This design comes from an exercise in tuning for small area, a short achievable clock period and few clock cycles on the open sky130 flow, not from production work.
The RTL was checked by simulation tests, not by an equivalence proof against the original design.
Some runs may be left out. An edit can pass the tests and still lose a function that they never use.
Power figures rest on the tool's default switching activity, not on a simulated workload.

### Path with the least slack, run 1

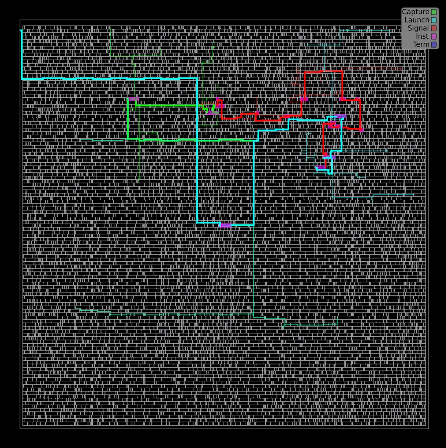
### A small window of the routed layout, run 1

The bar under the picture is 10 um long. Window x 66 to 96, y 229 to 259 um. Cells in grey, sequential cells in the stronger grey; small squares are vias.
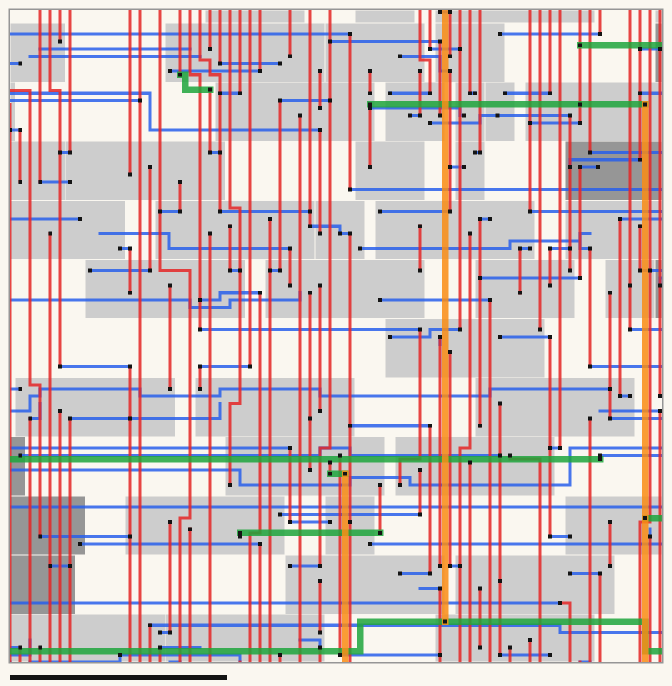
### Where the registers sit, run 1

Other sequential cells in the stronger grey, the rest of the logic in the fainter grey.
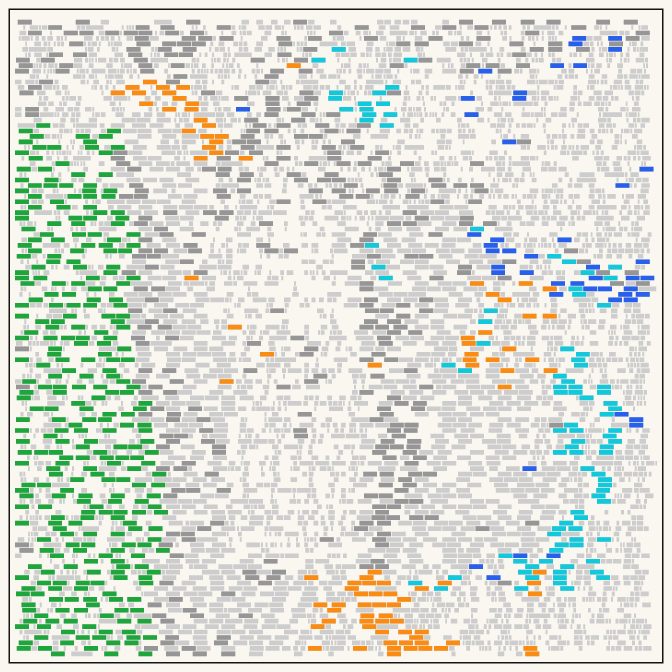
## flow/design.v in outline (module list and top-level ports)
// module LASER: 1021 lines
// module LASER_fa: 4 lines
module LASER (
input CLK,
input RST,
input [3:0] X,
input [3:0] Y,
output reg [3:0] C1X,
output reg [3:0] C1Y,
output reg [3:0] C2X,
output reg [3:0] C2Y,
output DONE);
  // ...
==> flow/run.sh <==
#!/bin/bash
# synth_recipe.tcl (not shown) runs the flow's synth.tcl, then flattens the netlist and writes it again
# the make line also repeats each setting of config.mk as NAME=value (left out here)
make -C /OpenROAD-flow-scripts/flow DESIGN_CONFIG=/design/flow/config.mk WORK_HOME=/design/flow/orfs CLKGATE_MAP_FILE= SYNTH_SCRIPT=/design/flow/synth_recipe.tcl finish
==> flow/config.mk <==
export PLATFORM = sky130hd
export DESIGN_NAME = LASER
export DESIGN_NICKNAME = LASER
export VERILOG_FILES = /design/flow/design.v
export SDC_FILE = /design/flow/constraint.sdc
export NUM_CORES = 4
export LEC_CHECK = 0
export CAP_MARGIN = 20
export CORE_MARGIN = 2
export CORE_UTILIZATION = 55
export SLEW_MARGIN = 20
export SYNTH_HIERARCHICAL = 1
==> flow/constraint.sdc <==
create_clock -name core_clock -period 10.0 [get_ports {CLK}]
set_input_delay 2.0000 -clock core_clock [delete_from_list [all_inputs] [get_ports {CLK}]]
set_output_delay 2.0000 -clock core_clock [all_outputs]
set_load 0.01 [all_outputs]
==> flow_summary.ini, run 1 <==
[status]
status = no timing/DRC/antenna violations

[floorplan]
start_util = 0.557
row_count = 117
core_mm2 = 0.102

[timing]
worst_slew_pin_slew_ns = 1.08
hold_viol_final = 0
report.final.slew_viol_count = 0
setup_viol = 0
fin_crit_ns = 4.53
finalCritPeriodShare = 0.453

[synthesis]
synth_edf_count = 0
yosysTopAreaCell = dfxtp_1
ys_top_cells_by_count = dfxtp_1, fa_1, nand2_1
yosys.cell_types.count = 101
syn-cell-area_mm2 = 0.0569
synthTopCellsByArea = dfxtp_1, fa_1, ha_1
synth_area_per_cell_um2 = 10.9
ys_ff_latch = 948

[power_and_ir_drop]
combPwrFrac = 0.255
powerDensity_mw_per_mm2 = 194
pg_clk_mw = 4.04

[critical_path]
worstSetupPathType = reg2reg
worstPathMaxFanout = 12
slowest_delay_ns = 0.76
crit_arrival_ns = 5.16

[final_layout]
final_cell_mix = dfxtp_1, fa_1, nand2_1
largest_register_ffs = 304
multi_input_area_mm2 = 0.0358

[drt]
drt_iter0_drc = 5454
wl_per_cell_um = 29.5
drtPass1Iterations = 12

[placement]
gp_congestion = 1.03
dpl-instance-area_mm2 = 0.0581

[min_path]
hold_path_class = reg2reg

[grt]
antenna_found_initial = 10
grt_usage = 0.363

[flow_run]
max_cap_violations = 0
Testbench counts for the RTL of run 1, summed over its fixed seeds: cycles 11,430.
## Picture notes: 'Path with the least slack'
final std cells w/o fill: 6555
Final WS setup: 5.47 ns
final setup TNS: 0 ns
Util after Layout: 0.604

## Picture notes: 'A small window of the routed layout'
metal 1: drawn in blue. metal 2: drawn in red. metal 3: drawn in green. metal 4: drawn in orange.
35 logic cells have their middle in the window. Most frequent: fa_1 (22), inv_1 (3), and2_1 (3). Sequential cells in the window: 1.

## Picture notes: 'Where the registers sit'
tot2: drawn in cyan, sequential cells 96. qk3: drawn in blue, sequential cells 48. own2: drawn in orange, sequential cells 94. ring: drawn in green, sequential cells 304, where a vertical strip on the left.
Seq. cell area: 0.0190 mm2
sequential share of cell area: 0.308
P_seq: 4.90 mW

run 1: logic make-up (layout without fill, tap and decap cells):
group           count (synthesis)  after routing  synth area share
other cells                     0              7                 0
fa+ha+maj                    1043           1043             0.319
flops                         948            948             0.334
compound gates               1206           1206             0.156
simple gates                 1159           1159            0.0998
xor+xnor                      156            156            0.0240
mux                           154            154            0.0284
buf+inv                       562            514            0.0391
run 1: layer usage:
metal | part of all wire | global-route usage | vias to the layer above
li1 | - | - | 18400
met1 | 0.42 | 0.503 | 21000
met2 | 0.44 | 0.553 | 2087
met3 | 0.093 | 0.0899 | 470
met4 | 0.043 | 0.131 | 4
met5 | 0.00011 | 0 | -
run 1: cell type report:
type / count / share of cell area
Antenna cell: 7 / 0.000284
Sequential cell: 948 / 0.308
Clock inverter: 48 / 0.0116
Tap cell: 1368 / 0.0277
Inverter: 246 / 0.0150
Multi-Input combinational cell: 3718 / 0.580
Clock buffer: 137 / 0.0469
Timing Repair Buffer: 83 / 0.0111
run 1: through the flow:
step                      cells  hold slack [ns]  power (mW)
after floorplan            5228            0.310        6.65
after global placement     6362            0.311        7.91
after detailed placement   6363            0.312        7.94
after CTS                  6548            0.320        12.0
after global routing       6550            0.323        12.5
final                      6555            0.321        12.0
==> run 2, diff against run 1 <==
--- a/flow/config.mk
+++ b/flow/config.mk
@@ -5,8 +5,8 @@
 export SDC_FILE = /design/flow/constraint.sdc
 export NUM_CORES = 4
 export LEC_CHECK = 0
-export CAP_MARGIN = 20
+export CAP_MARGIN = 50
 export CORE_MARGIN = 2
 export CORE_UTILIZATION = 55
-export SLEW_MARGIN = 20
+export SLEW_MARGIN = 70
 export SYNTH_HIERARCHICAL = 1
==> run 2 against run 1 <==
- synthesized cell count stayed put
- count of clock-buffer cells in the layout fell by 2
- highest routed layer unchanged
- still clean
- worst setup slack gained 0.21 ns
- clock power fell by 1%
- fmax increased by 4.9%
- design area is 1.9% higher
- area after synthesis unchanged
- total power is 1.3% higher
- flip-flop and latch count unchanged
- sequential share of layout area down 0.16 points
- combinational power grew 6%
- largest power group unchanged
- critical endpoint is now tot2[77]
- critical path type unchanged
==> flow_summary.ini, run 2 <==
[synthesis]
synth_area_per_cell_um2 = 10.9
synth-simple-area-share = 0.0998
synth_top_family_by_area = adder cells
synth_compound_area_frac = 0.156
yosys_warnings = 13
yosys.cell_types.count = 101
synthTopCellsByArea = dfxtp_1, fa_1, ha_1
synth_xor_area_frac = 0.0240
synth_mux_area_frac = 0.0284
ys_top_cells_by_count = dfxtp_1, fa_1, nand2_1
syn-cell-area_mm2 = 0.0569
yosys.area_share.adder = 0.319
yosysTopAreaCell = dfxtp_1
ys_ff_latch = 948
synth_edf_count = 0

[timing]
finalCritPeriodShare = 0.432
final.setup.tns_ns = 0
report.final.slew_viol_count = 0
fin_crit_ns = 4.32
setup_viol = 0
worst_slew_pin_slew_ns = 0.497

[final_layout]
multi_input_area_share = 0.580
signal_buffers = 115
n_all_inverters = 246
seqCellArea_mm2 = 0.0192
clkCellAreaFrac = 0.0561
multi_input_area_mm2 = 0.0365
design.seq.count = 948
antenna_cells = 12
largest_register_ffs = 304
sh_seq_area = 0.306
comb.multi_input.count = 3718
final_cell_mix = dfxtp_1, fa_1, nand2_1
nClkBuffers = 135

[clock_network]
cts_buffer_depth = 3

[placement]
dp_cells = 6391
gp_congestion = 1.03

[power_and_ir_drop]
powerSeq_mw = 4.93
power_frac_clock = 0.328
combPwrFrac = 0.266
powerDensity_mw_per_mm2 = 193
cellLeakagePower_nw = 27.9

[critical_path]
worstSetupPathType = reg2reg
crit_arrival_ns = 4.92
worstPathMaxFanout = 5
worst_path_max_delay_cell = fa_1
slowest_delay_ns = 0.59

[grt]
grt_max_degree = 68
antenna_found_initial = 11
grt_usage = 0.363

[min_path]
hold_path_class = reg2reg

[floorplan]
die-height_um = 326
start_util = 0.557
core_mm2 = 0.102
nWellTaps = 1368

[drt]
drt_iter0_drc = 5094
wl_per_cell_um = 29.4
drtPass1Iterations = 20

[status]
status = no timing/DRC/antenna violations
## run 2: cell count changes in the layout (fill, tap and decap cells not counted), moves of 13 or more
cell / previous run / this run
nor2_4: 2 / 18
dfxtp_1: 946 / 789
dfxtp_4: 0 / 26
dfxtp_2: 2 / 133
nor2_1: 154 / 141
## run 2: per-stage QoR
step	total power, mW	util	instance area (um2)	hold WS, ns
6_report	12.2	0.615	62900	0.310
5_1_grt	12.7	0.615	62900	0.324
4_1_cts	12.1	0.613	62600	0.314
3_5_place_dp	8.09	0.579	59100	0.312
3_3_place_gp	7.91	0.568	58100	0.311
2_1_floorplan	6.65	-	56900	0.310
## run 2: per-layer routing
| metal | wire [um] | vias to the layer above | share of wire | GRT usage |
|---|---|---|---|---|
| li1 | - | 18400 | - | - |
| met1 | 81400 | 21000 | 0.42 | 0.501 |
| met2 | 85900 | 2027 | 0.44 | 0.552 |
| met3 | 18400 | 397 | 0.095 | 0.0926 |
| met4 | 8270 | 6 | 0.043 | 0.139 |
| met5 | 32 | - | 0.00016 | 0 |
### Clock distribution, run 2

The bar under the picture is 100 um long.
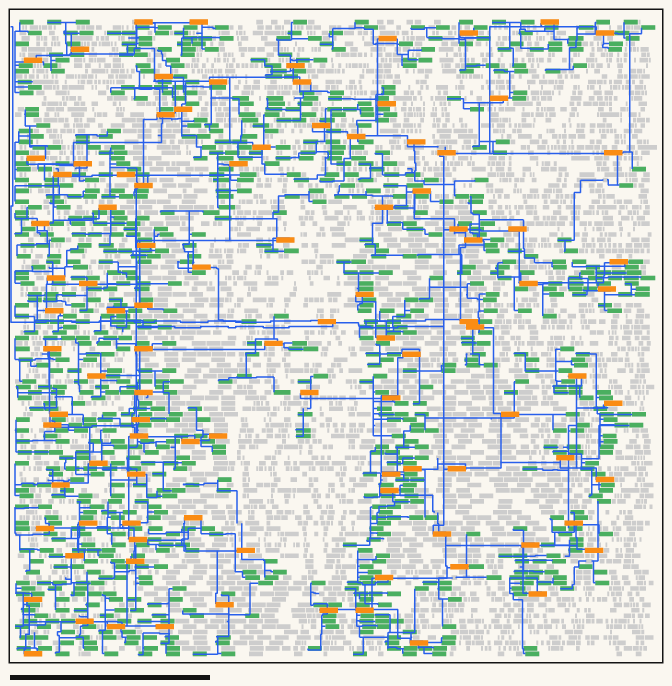
clock drivers: drawn in orange, count 101. clock wires: drawn in blue, length 11900 um. flip-flops: drawn in green, count 948.
There are 102 routed clock nets. Position of the flops: spread over the die.

### Wiring by layer, run 2

Two of the layers only.
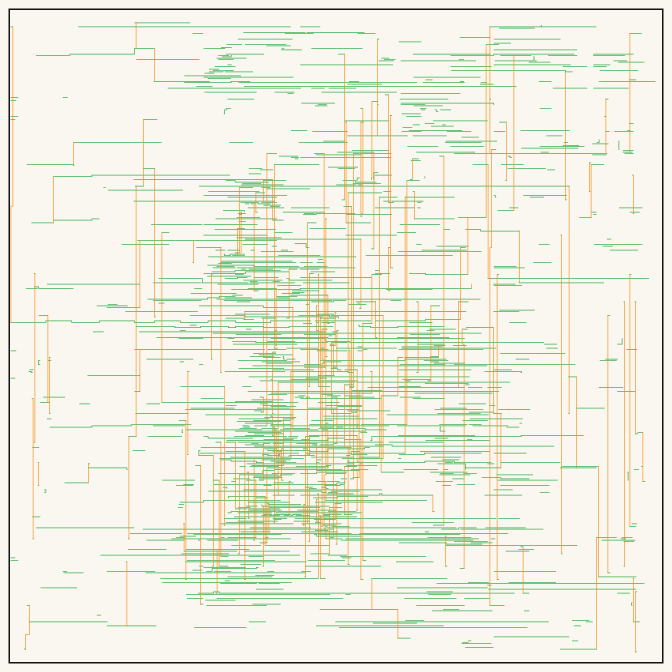
metal 3: drawn in green, wire length 18400 um. metal 4: drawn in orange, wire length 8270 um.

### Path with the least slack, run 2

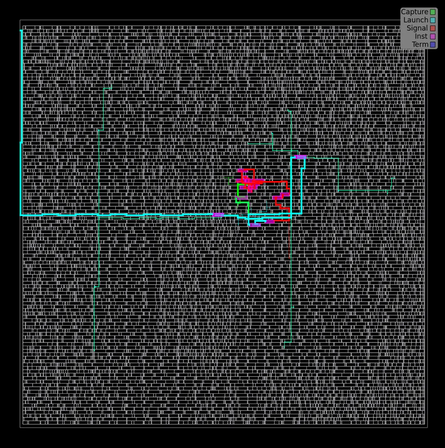
Final WS setup: 5.68 ns
Util after Layout: 0.615

==> run 3, diff against run 2 <==
--- a/flow/config.mk
+++ b/flow/config.mk
@@ -5,8 +5,8 @@
 export SDC_FILE = /design/flow/constraint.sdc
 export NUM_CORES = 4
 export LEC_CHECK = 0
-export CAP_MARGIN = 50
+export CAP_MARGIN = 40
 export CORE_MARGIN = 2
 export CORE_UTILIZATION = 55
-export SLEW_MARGIN = 70
+export SLEW_MARGIN = 60
 export SYNTH_HIERARCHICAL = 1
==> run 3 against run 2 <==
- clock skew rose by 0.054 ns
- largest power group unchanged
- worst hold slack improved by 0.0081 ns
- synthesized cell count did not move
==> flow_summary.ini, run 3 <==
[synthesis]
synth_top_cell_area_share = 0.334
ys_ff_latch = 948
synth_edf_count = 0
synth-simple-area-share = 0.0998
synth_top_family_by_area = adder cells
synth_nets = 6248
synth_area_per_cell_um2 = 10.9
synthTopCellsByArea = dfxtp_1, fa_1, ha_1
synth_xor_area_frac = 0.0240
synth_compound_area_frac = 0.156
async_flop_share = 0
yosys_warnings = 13
syn-cell-area_mm2 = 0.0569
yosysTopAreaCell = dfxtp_1
synth_mux_area_frac = 0.0284
yosys.area_share.adder = 0.319
ys_top_cells_by_count = dfxtp_1, fa_1, nand2_1
yosys.cell_types.count = 101

[timing]
finalCritPeriodShare = 0.428
final.setup.tns_ns = 0
fin_skew_ns = 0.0841
setup_viol = 0
report.final.slew_viol_count = 0
worst_slew_pin_slew_ns = 0.625
whs_ns = 0.318

[critical_path]
worst_path_max_delay_cell = dfxtp_1
worstPathMaxFanout = 5
worstSetupPathType = reg2reg
slowest_delay_ns = 0.53
cp.depth = 10
crit_arrival_ns = 4.83
rrSetupSlack_ns = 5.72

[floorplan]
start_util = 0.557
die-height_um = 326
core_mm2 = 0.102
top_level_ports = 27

[placement]
dp_cells = 6368
gp_congestion = 1.03
dpl-instance-area_mm2 = 0.0584

[final_layout]
largest_register_ffs = 304
final_cell_mix = dfxtp_1, fa_1, nand2_1
design_area_mm2 = 0.0623

[drt]
drt_iter0_drc = 5233
detail-route-antenna-nets = 0
drtPass1Iterations = 13
wl_per_cell_um = 29.5
wl_um = 194000

[status]
status = no timing/DRC/antenna violations

[min_path]
hold_path_class = reg2reg

[grt]
grt_max_degree = 106
antenna_found_initial = 9
grt_usage = 0.364

[power_and_ir_drop]
cellLeakagePower_nw = 27.7
powerDensity_mw_per_mm2 = 195
total_power_mw = 12.1

[clock_network]
htreeDepth = 3
clkLatencyLatePin_ns = 0.76
cts_buffer_depth = 3
-- run 3: cell counts after synthesis --
Identical to the previous run, type by type.
-- run 3: per-layer routing --
| metal | wire length (um) | GRT usage | share of wire | vias to the layer above |
|---|---|---|---|---|
| met1 | 81100 | 0.505 | 0.42 | 21000 |
| met4 | 8600 | 0.137 | 0.044 | 6 |
| li1 | - | - | - | 18400 |
| met2 | 85500 | 0.554 | 0.44 | 2108 |
| met3 | 18400 | 0.0870 | 0.095 | 461 |
| met5 | 56 | 0 | 0.00029 | - |
-- run 3: area by class of cell --
class | count | area, um2
Fill cell | 8578 | 39900
Multi-Input combinational cell | 3718 | 36100
Sequential cell | 948 | 19100
Clock buffer | 141 | 2940
Tap cell | 1368 | 1710
Inverter | 246 | 925
Timing Repair Buffer | 95 | 821
Clock inverter | 50 | 763
Antenna cell | 5 | 12.5
-- run 3: where the power goes --
part           leakage [nW]  internal [mW]  total (mW)  switching, mW
sequential             7.69           4.13        4.92          0.787
combinational          18.3           1.27        3.15           1.89
clock                  1.79           2.40        4.08           1.68
total                  27.7           7.79        12.1           4.36
### Where the registers sit, run 3

Other sequential cells in the stronger grey, the rest of the logic in the fainter grey.
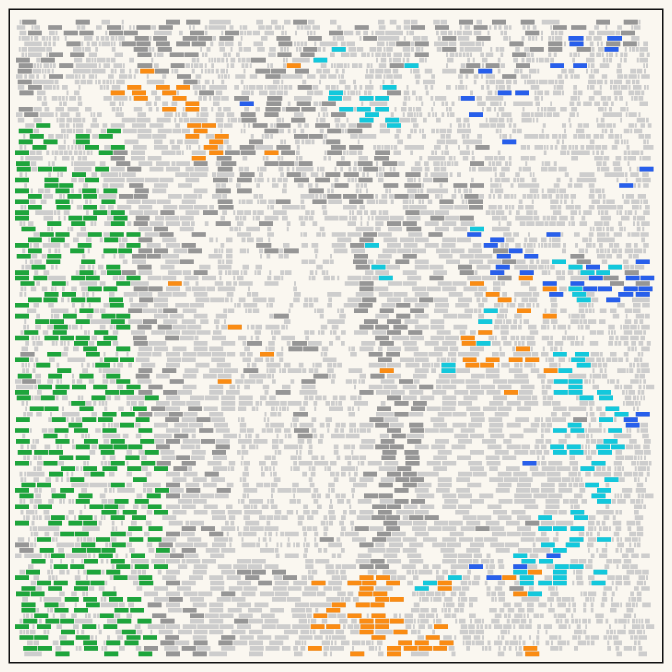
own2: drawn in orange, sequential cells 94. tot2: drawn in cyan, sequential cells 96. ring: drawn in green, sequential cells 304, where a vertical strip on the left. qk3: drawn in blue, sequential cells 48.
sequential share of cell area: 0.306
P_seq: 4.92 mW
Util after Layout: 0.610
Seq. cell area: 0.0191 mm2

### Path with the least slack, run 3

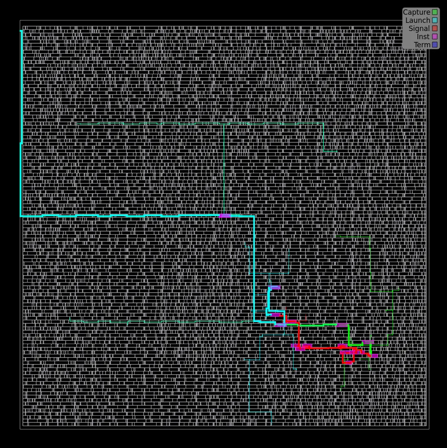
final std cells w/o fill: 6571
Final WS setup: 5.72 ns
minimum clock period: 4.28 ns

### Clock distribution, run 3

The bar under the picture is 100 um long.
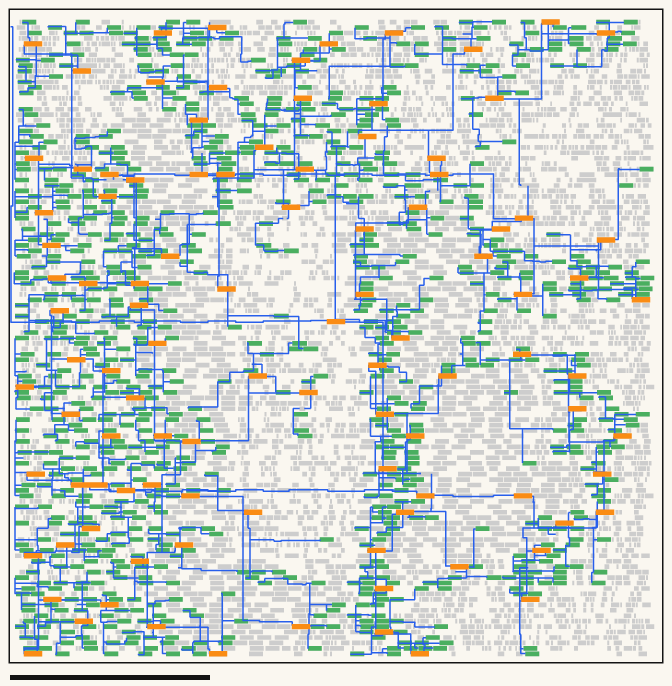
flip-flops: drawn in green, count 948. clock wires: drawn in blue, length 11800 um. clock drivers: drawn in orange, count 102.
There are 103 routed clock nets.

==> run 4, diff against run 3 <==
--- a/flow/config.mk
+++ b/flow/config.mk
@@ -7,6 +7,6 @@
 export LEC_CHECK = 0
 export CAP_MARGIN = 40
 export CORE_MARGIN = 2
-export CORE_UTILIZATION = 55
+export CORE_UTILIZATION = 62
 export SLEW_MARGIN = 60
 export SYNTH_HIERARCHICAL = 1
==> run 4 against run 3 <==
- via count increased by 0.71%
- highest routed layer unchanged
- first-iteration DRC count up 16%
- critical endpoint is now tot2[77]
- clock power shrank 4%
- sequential power is essentially flat
- count of clock-buffer cells in the layout decreased by 3
- total power shrank 1.8%
- largest power group unchanged
- fmax grew 1.3%
- critical path type unchanged
- worst hold slack got worse by 0.014 ns
- combinational power barely moved
- wire length fell by 3.2%
==> flow_summary.ini, run 4 <==
[status]
status = no timing/DRC/antenna violations

[drt]
drt_iter0_drc = 6051
wl_per_cell_um = 29.4
drtPass1Iterations = 17

[final_layout]
largest_register_ffs = 304
instances_no_fill = 6374
design_area_mm2 = 0.0618

[synthesis]
synth_mux_area_frac = 0.0284
synth_compound_area_frac = 0.156
synth_xor_area_frac = 0.0240
synth_top_cell_area_share = 0.334
async_flop_share = 0
ys_ff_latch = 948
synth_area_per_cell_um2 = 10.9
syn-cell-area_mm2 = 0.0569
yosys_warnings = 13

[power_and_ir_drop]
cellLeakagePower_nw = 27.7
powerDensity_mw_per_mm2 = 193
power_frac_clock = 0.328
p_sw_mw = 4.24
seqPwrFrac = 0.410

[timing]
finalCritPeriodShare = 0.422
report.final.slew_viol_count = 0
fin_crit_ns = 4.22
final.setup.tns_ns = 0

[critical_path]
worstPathMaxFanout = 5
worst_path_max_delay_cell = fa_1
rrSetupSlack_ns = 5.78

[clock_network]
htreeDepth = 3

[grt]
grt_max_degree = 84
grt.busiest_layer = met2

[floorplan]
top_level_ports = 27
die-height_um = 307

[placement]
dpl-instance-area_mm2 = 0.0582
==> run 4: cell counts after synthesis <==
No cell type changed its count.
==> run 4: cell type report <==
| type | count | area (um2) | share of cell area |
|---|---|---|---|
| Multi-Input combinational cell | 3718 | 36100 | 0.583 |
| Sequential cell | 948 | 19100 | 0.308 |
| Clock buffer | 138 | 2890 | 0.0467 |
| Tap cell | 1186 | 1480 | 0.0240 |
| Inverter | 246 | 923 | 0.0149 |
| Timing Repair Buffer | 90 | 813 | 0.0132 |
| Clock inverter | 44 | 582 | 0.00941 |
| Antenna cell | 4 | 10.0 | 0.000162 |
==> run 4: power groups by stage <==
stage	Combinational, mW	Clock [mW]	Sequential (mW)
final	3.12	3.91	4.89
after global routing	3.38	4.08	4.90
after detailed placement	3.03	0	4.93
after global placement	2.90	0	4.91
after CTS	3.07	3.94	4.84
after floorplan	2.25	0	4.40
==> run 4: layer usage <==
metal	vias to the layer above	wire [um]
li1	18400	-
met1	20900	75100
met2	2386	81700
met3	547	19800
met4	4	10600
met5	-	128
### Clock distribution, run 4

The bar under the picture is 100 um long.
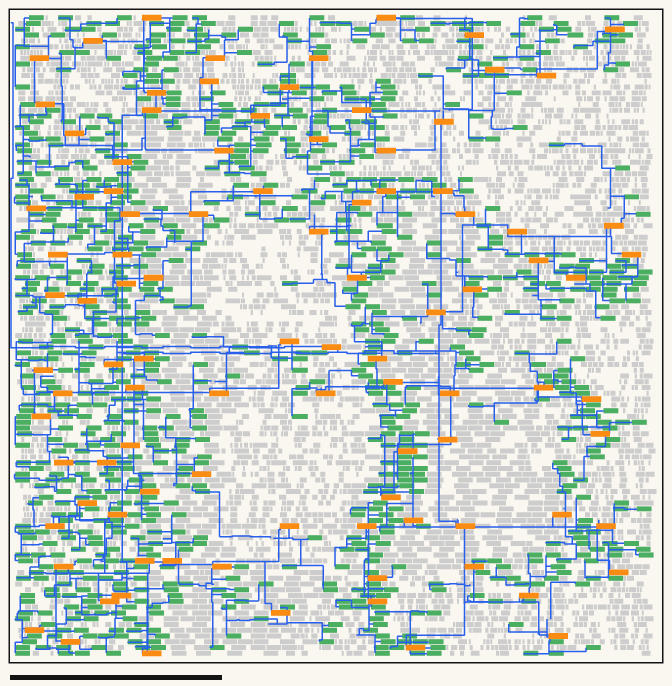
clock drivers: drawn in orange, count 98. flip-flops: drawn in green, count 948. clock wires: drawn in blue, length 11400 um.
There are 99 routed clock nets.

### A small window of the routed layout, run 4

The bar under the picture is 10 um long. Window x 62 to 92, y 215 to 245 um. Cells in grey, sequential cells in the stronger grey; small squares are vias.
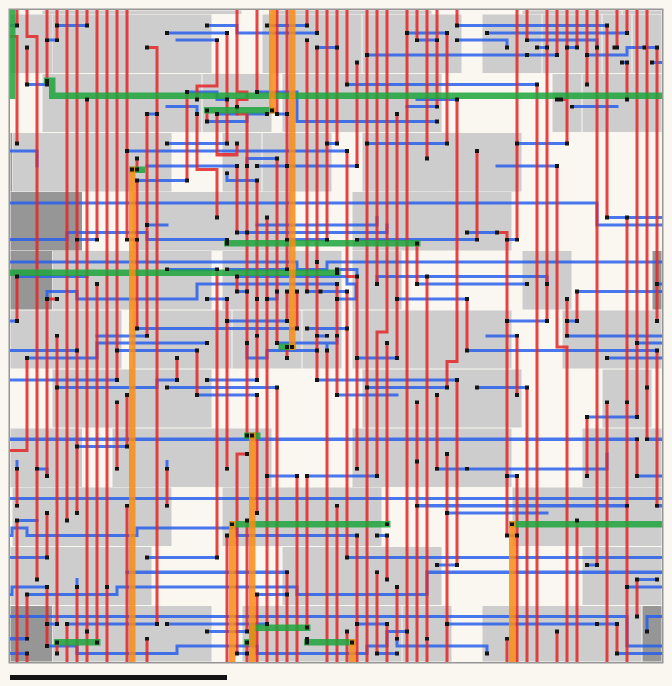
metal 1: drawn in blue. metal 4: drawn in orange. metal 3: drawn in green. metal 2: drawn in red.
43 logic cells have their middle in the window. Most frequent: fa_1 (22), ha_1 (5), and2_1 (4). Sequential cells in the window: 0.

### Wiring by layer, run 4

Two of the layers only.
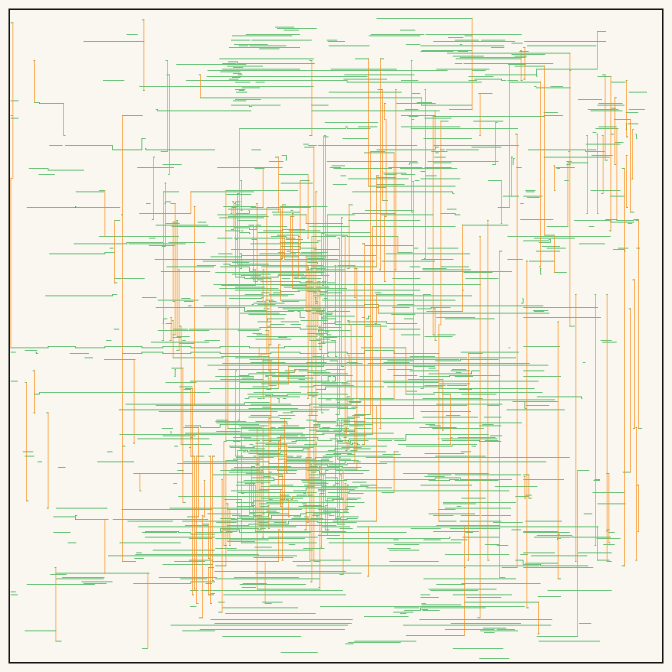
metal 3: drawn in green, wire length 19800 um. metal 4: drawn in orange, wire length 10600 um.

==> run 5, diff against run 4 <==
--- a/flow/config.mk
+++ b/flow/config.mk
@@ -5,8 +5,8 @@
 export SDC_FILE = /design/flow/constraint.sdc
 export NUM_CORES = 4
 export LEC_CHECK = 0
-export CAP_MARGIN = 40
+export CAP_MARGIN = 50
 export CORE_MARGIN = 2
 export CORE_UTILIZATION = 62
-export SLEW_MARGIN = 60
+export SLEW_MARGIN = 70
 export SYNTH_HIERARCHICAL = 1
==> run 5 against run 4 <==
- clock power fell by 7.2%
- fmax fell by 0.45%
- global-route usage rose by 0.086 points
- clock skew fell by 0.012 ns
- count of clock-buffer cells in the layout rose by 2
- worst setup slack got worse by 0.019 ns
- wire length rose by 0.39%
- die area did not move
- total power fell by 1.5%
- synthesized cell count did not move
- still clean on timing, DRC and antenna
- largest power group unchanged
- register-to-register slack got worse by 0.02 ns
==> flow_summary.ini, run 5 <==
[power_and_ir_drop]
maxPowerGroup = sequential cells
powerSeq_mw = 4.89
pg_comb_mw = 3.23
p_sw_mw = 4.21
cellLeakagePower_nw = 27.8
powerDensity_mw_per_mm2 = 189
seqPwrFrac = 0.416

[timing]
finalCritPeriodShare = 0.424
worst_slew_pin_slew_ns = 0.518
report.final.slew_viol_count = 0
maxClockFrequency_ghz = 0.236
final.setup.tns_ns = 0

[placement]
dpl-instance-area_mm2 = 0.0588
gp_congestion = 1.08

[drt]
drt_iter0_drc = 6150
wl_um = 188000
via_per_inst = 6.63
detail-route-antenna-nets = 0
drtPass1Iterations = 17
wl_per_cell_um = 29.5

[synthesis]
ys_ff_latch = 948
synth_top_cell_area_share = 0.334
yosys_warnings = 13
synth_edf_count = 0
synth_area_per_cell_um2 = 10.9
async_flop_share = 0
syn-cell-area_mm2 = 0.0569

[clock_network]
cts_hold_buf = 0
htreeDepth = 3
cts_buffers = 97
cts_setup_buffers = 0

[critical_path]
cp_data_required_time_ns = 10.55
worstPathMaxFanout = 5
rrSetupSlack_ns = 5.76
path_cells = fa_1, fa_1, fa_1, fa_1, fa_1, fa_1, fa_1, ha_1, xnor2_1, xnor2_1
worst_path_max_delay_cell = fa_1

[final_layout]
design_area_mm2 = 0.0623
largest_register_ffs = 304
area_growth_syn_to_layout_pct = 9.52

[status]
status = no timing/DRC/antenna violations

[grt]
grt_max_degree = 77
grt_pass1_wl_um = 274000

[floorplan]
die-height_um = 307
top_level_ports = 27
run 5: cell counts after synthesis:
No cell type changed its count.
run 5: final cells by class:
class,instances,area (um2),area share
Sequential cell,948,19200,0.308
Antenna cell,1,2.50,0.0000402
Timing Repair Buffer,115,1070,0.0172
Multi-Input combinational cell,3718,36500,0.585
Clock buffer,140,2820,0.0453
Inverter,246,925,0.0148
Tap cell,1186,1480,0.0238
Clock inverter,30,328,0.00526
run 5: worst max-delay path: cells and delay by family (launching register included):
kind	cells	cell delay (ns)
xor gates and xnor gates	2	0.26
DFF	1	0.52
adders and majority gates	8	3.34
run 5: layer usage:
| metal | GRT usage | vias up | share of wire |
|---|---|---|---|
| met5 | 0 | - | 0.00022 |
| met4 | 0.191 | 6 | 0.061 |
| met3 | 0.107 | 573 | 0.11 |
| met2 | 0.601 | 2422 | 0.43 |
| met1 | 0.533 | 20900 | 0.40 |
| li1 | - | 18400 | - |
run 5: kinds of logic after synthesis:
logic type	count (synthesis)	share of synthesized area
adders and majority gates	1043	0.319
AOI/OAI and AO/OA	1206	0.156
buffers and inverters	562	0.0391
DFF	948	0.334
muxes	154	0.0284
and+or+nand+nor	1159	0.0998
xor gates and xnor gates	156	0.0240
### Clock distribution, run 5

The bar under the picture is 100 um long.
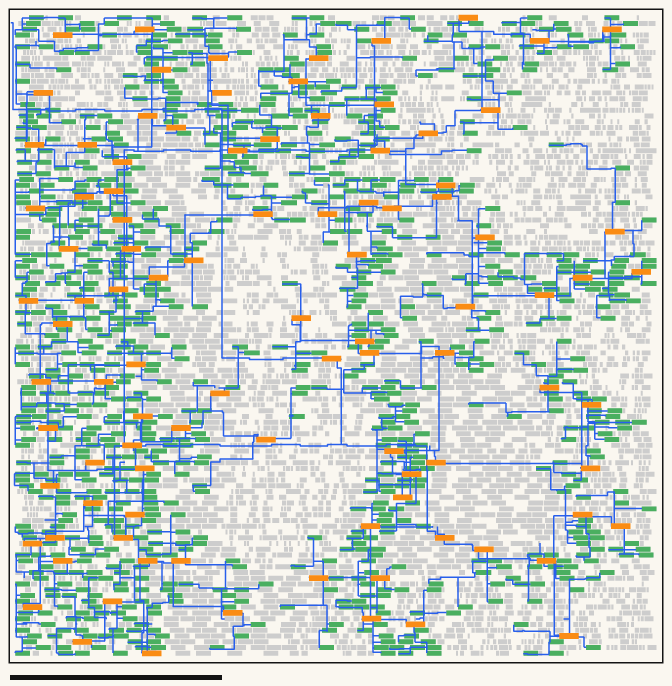
clock wires: drawn in blue, length 11200 um. clock drivers: drawn in orange, count 97. flip-flops: drawn in green, count 948.
Position of the flops: spread over the die.
clock skew: 0.0196 ns
Clk power: 3.63 mW
Clock Power Share: 0.309
Worst-Skew Late Latency: 0.68 ns

### Where the registers sit, run 5

Other sequential cells in the stronger grey, the rest of the logic in the fainter grey.
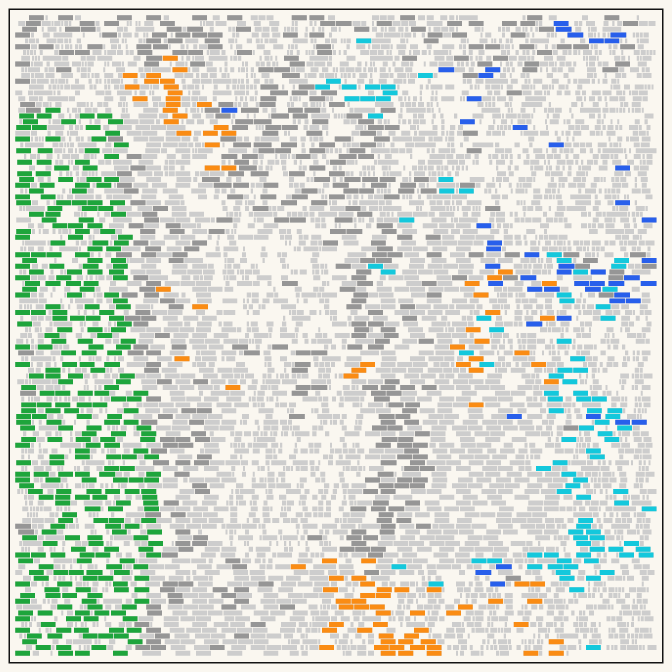
qk3: drawn in blue, sequential cells 48. own2: drawn in orange, sequential cells 94. ring: drawn in green, sequential cells 304, where a vertical strip on the left. tot2: drawn in cyan, sequential cells 96.
Another 406 sequential cells are not coloured.

### Path with the least slack, run 5

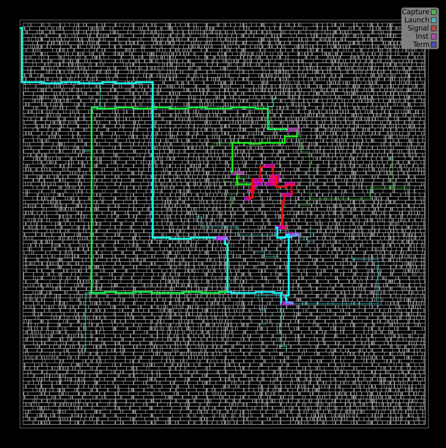
final std cells w/o fill: 6384
Util after Layout: 0.683
Final WS setup: 5.76 ns
minimum clock period: 4.24 ns

-- separate check: timing with driven ports --
No port has a modelled driver above. Below, the same layouts with a new extraction and two added sets of constraints.
Step 1, drivers: a clkbuf_16 drives CLK and a buf_2 each remaining input, both assumed.
Step 2, shift: input delay + t, output delay - t, t = (earliest + latest rising clock arrival at the registers) / 2. This alone moves slack from input paths to output paths.
Slacks: ideal / step 1 / step 2; pairs: ideal / step 1.
| run | t (ns) | setup WS [ns] | worst setup path at the end | worst register clock-pin slew, ns | worst slew at a driven data input, ns |
|---|---|---|---|---|---|
| run 1 | 0.777 | 5.466 / 5.466 / 5.466 | register to register | 0.07 / 0.07 | 0.03 |
| run 2 | 0.747 | 5.676 / 5.676 / 5.676 | register to register | 0.07 / 0.07 | 0.03 |
| run 3 | 0.789 | 5.720 / 5.720 / 5.720 | register to register | 0.07 / 0.07 | 0.03 |
| run 4 | 0.743 | 5.777 / 5.777 / 5.777 | register to register | 0.07 / 0.07 | 0.03 |
| run 5 | 0.746 | 5.758 / 5.758 / 5.758 | register to register | 0.07 / 0.07 | 0.04 |
After both steps every run listed still meets setup and hold.
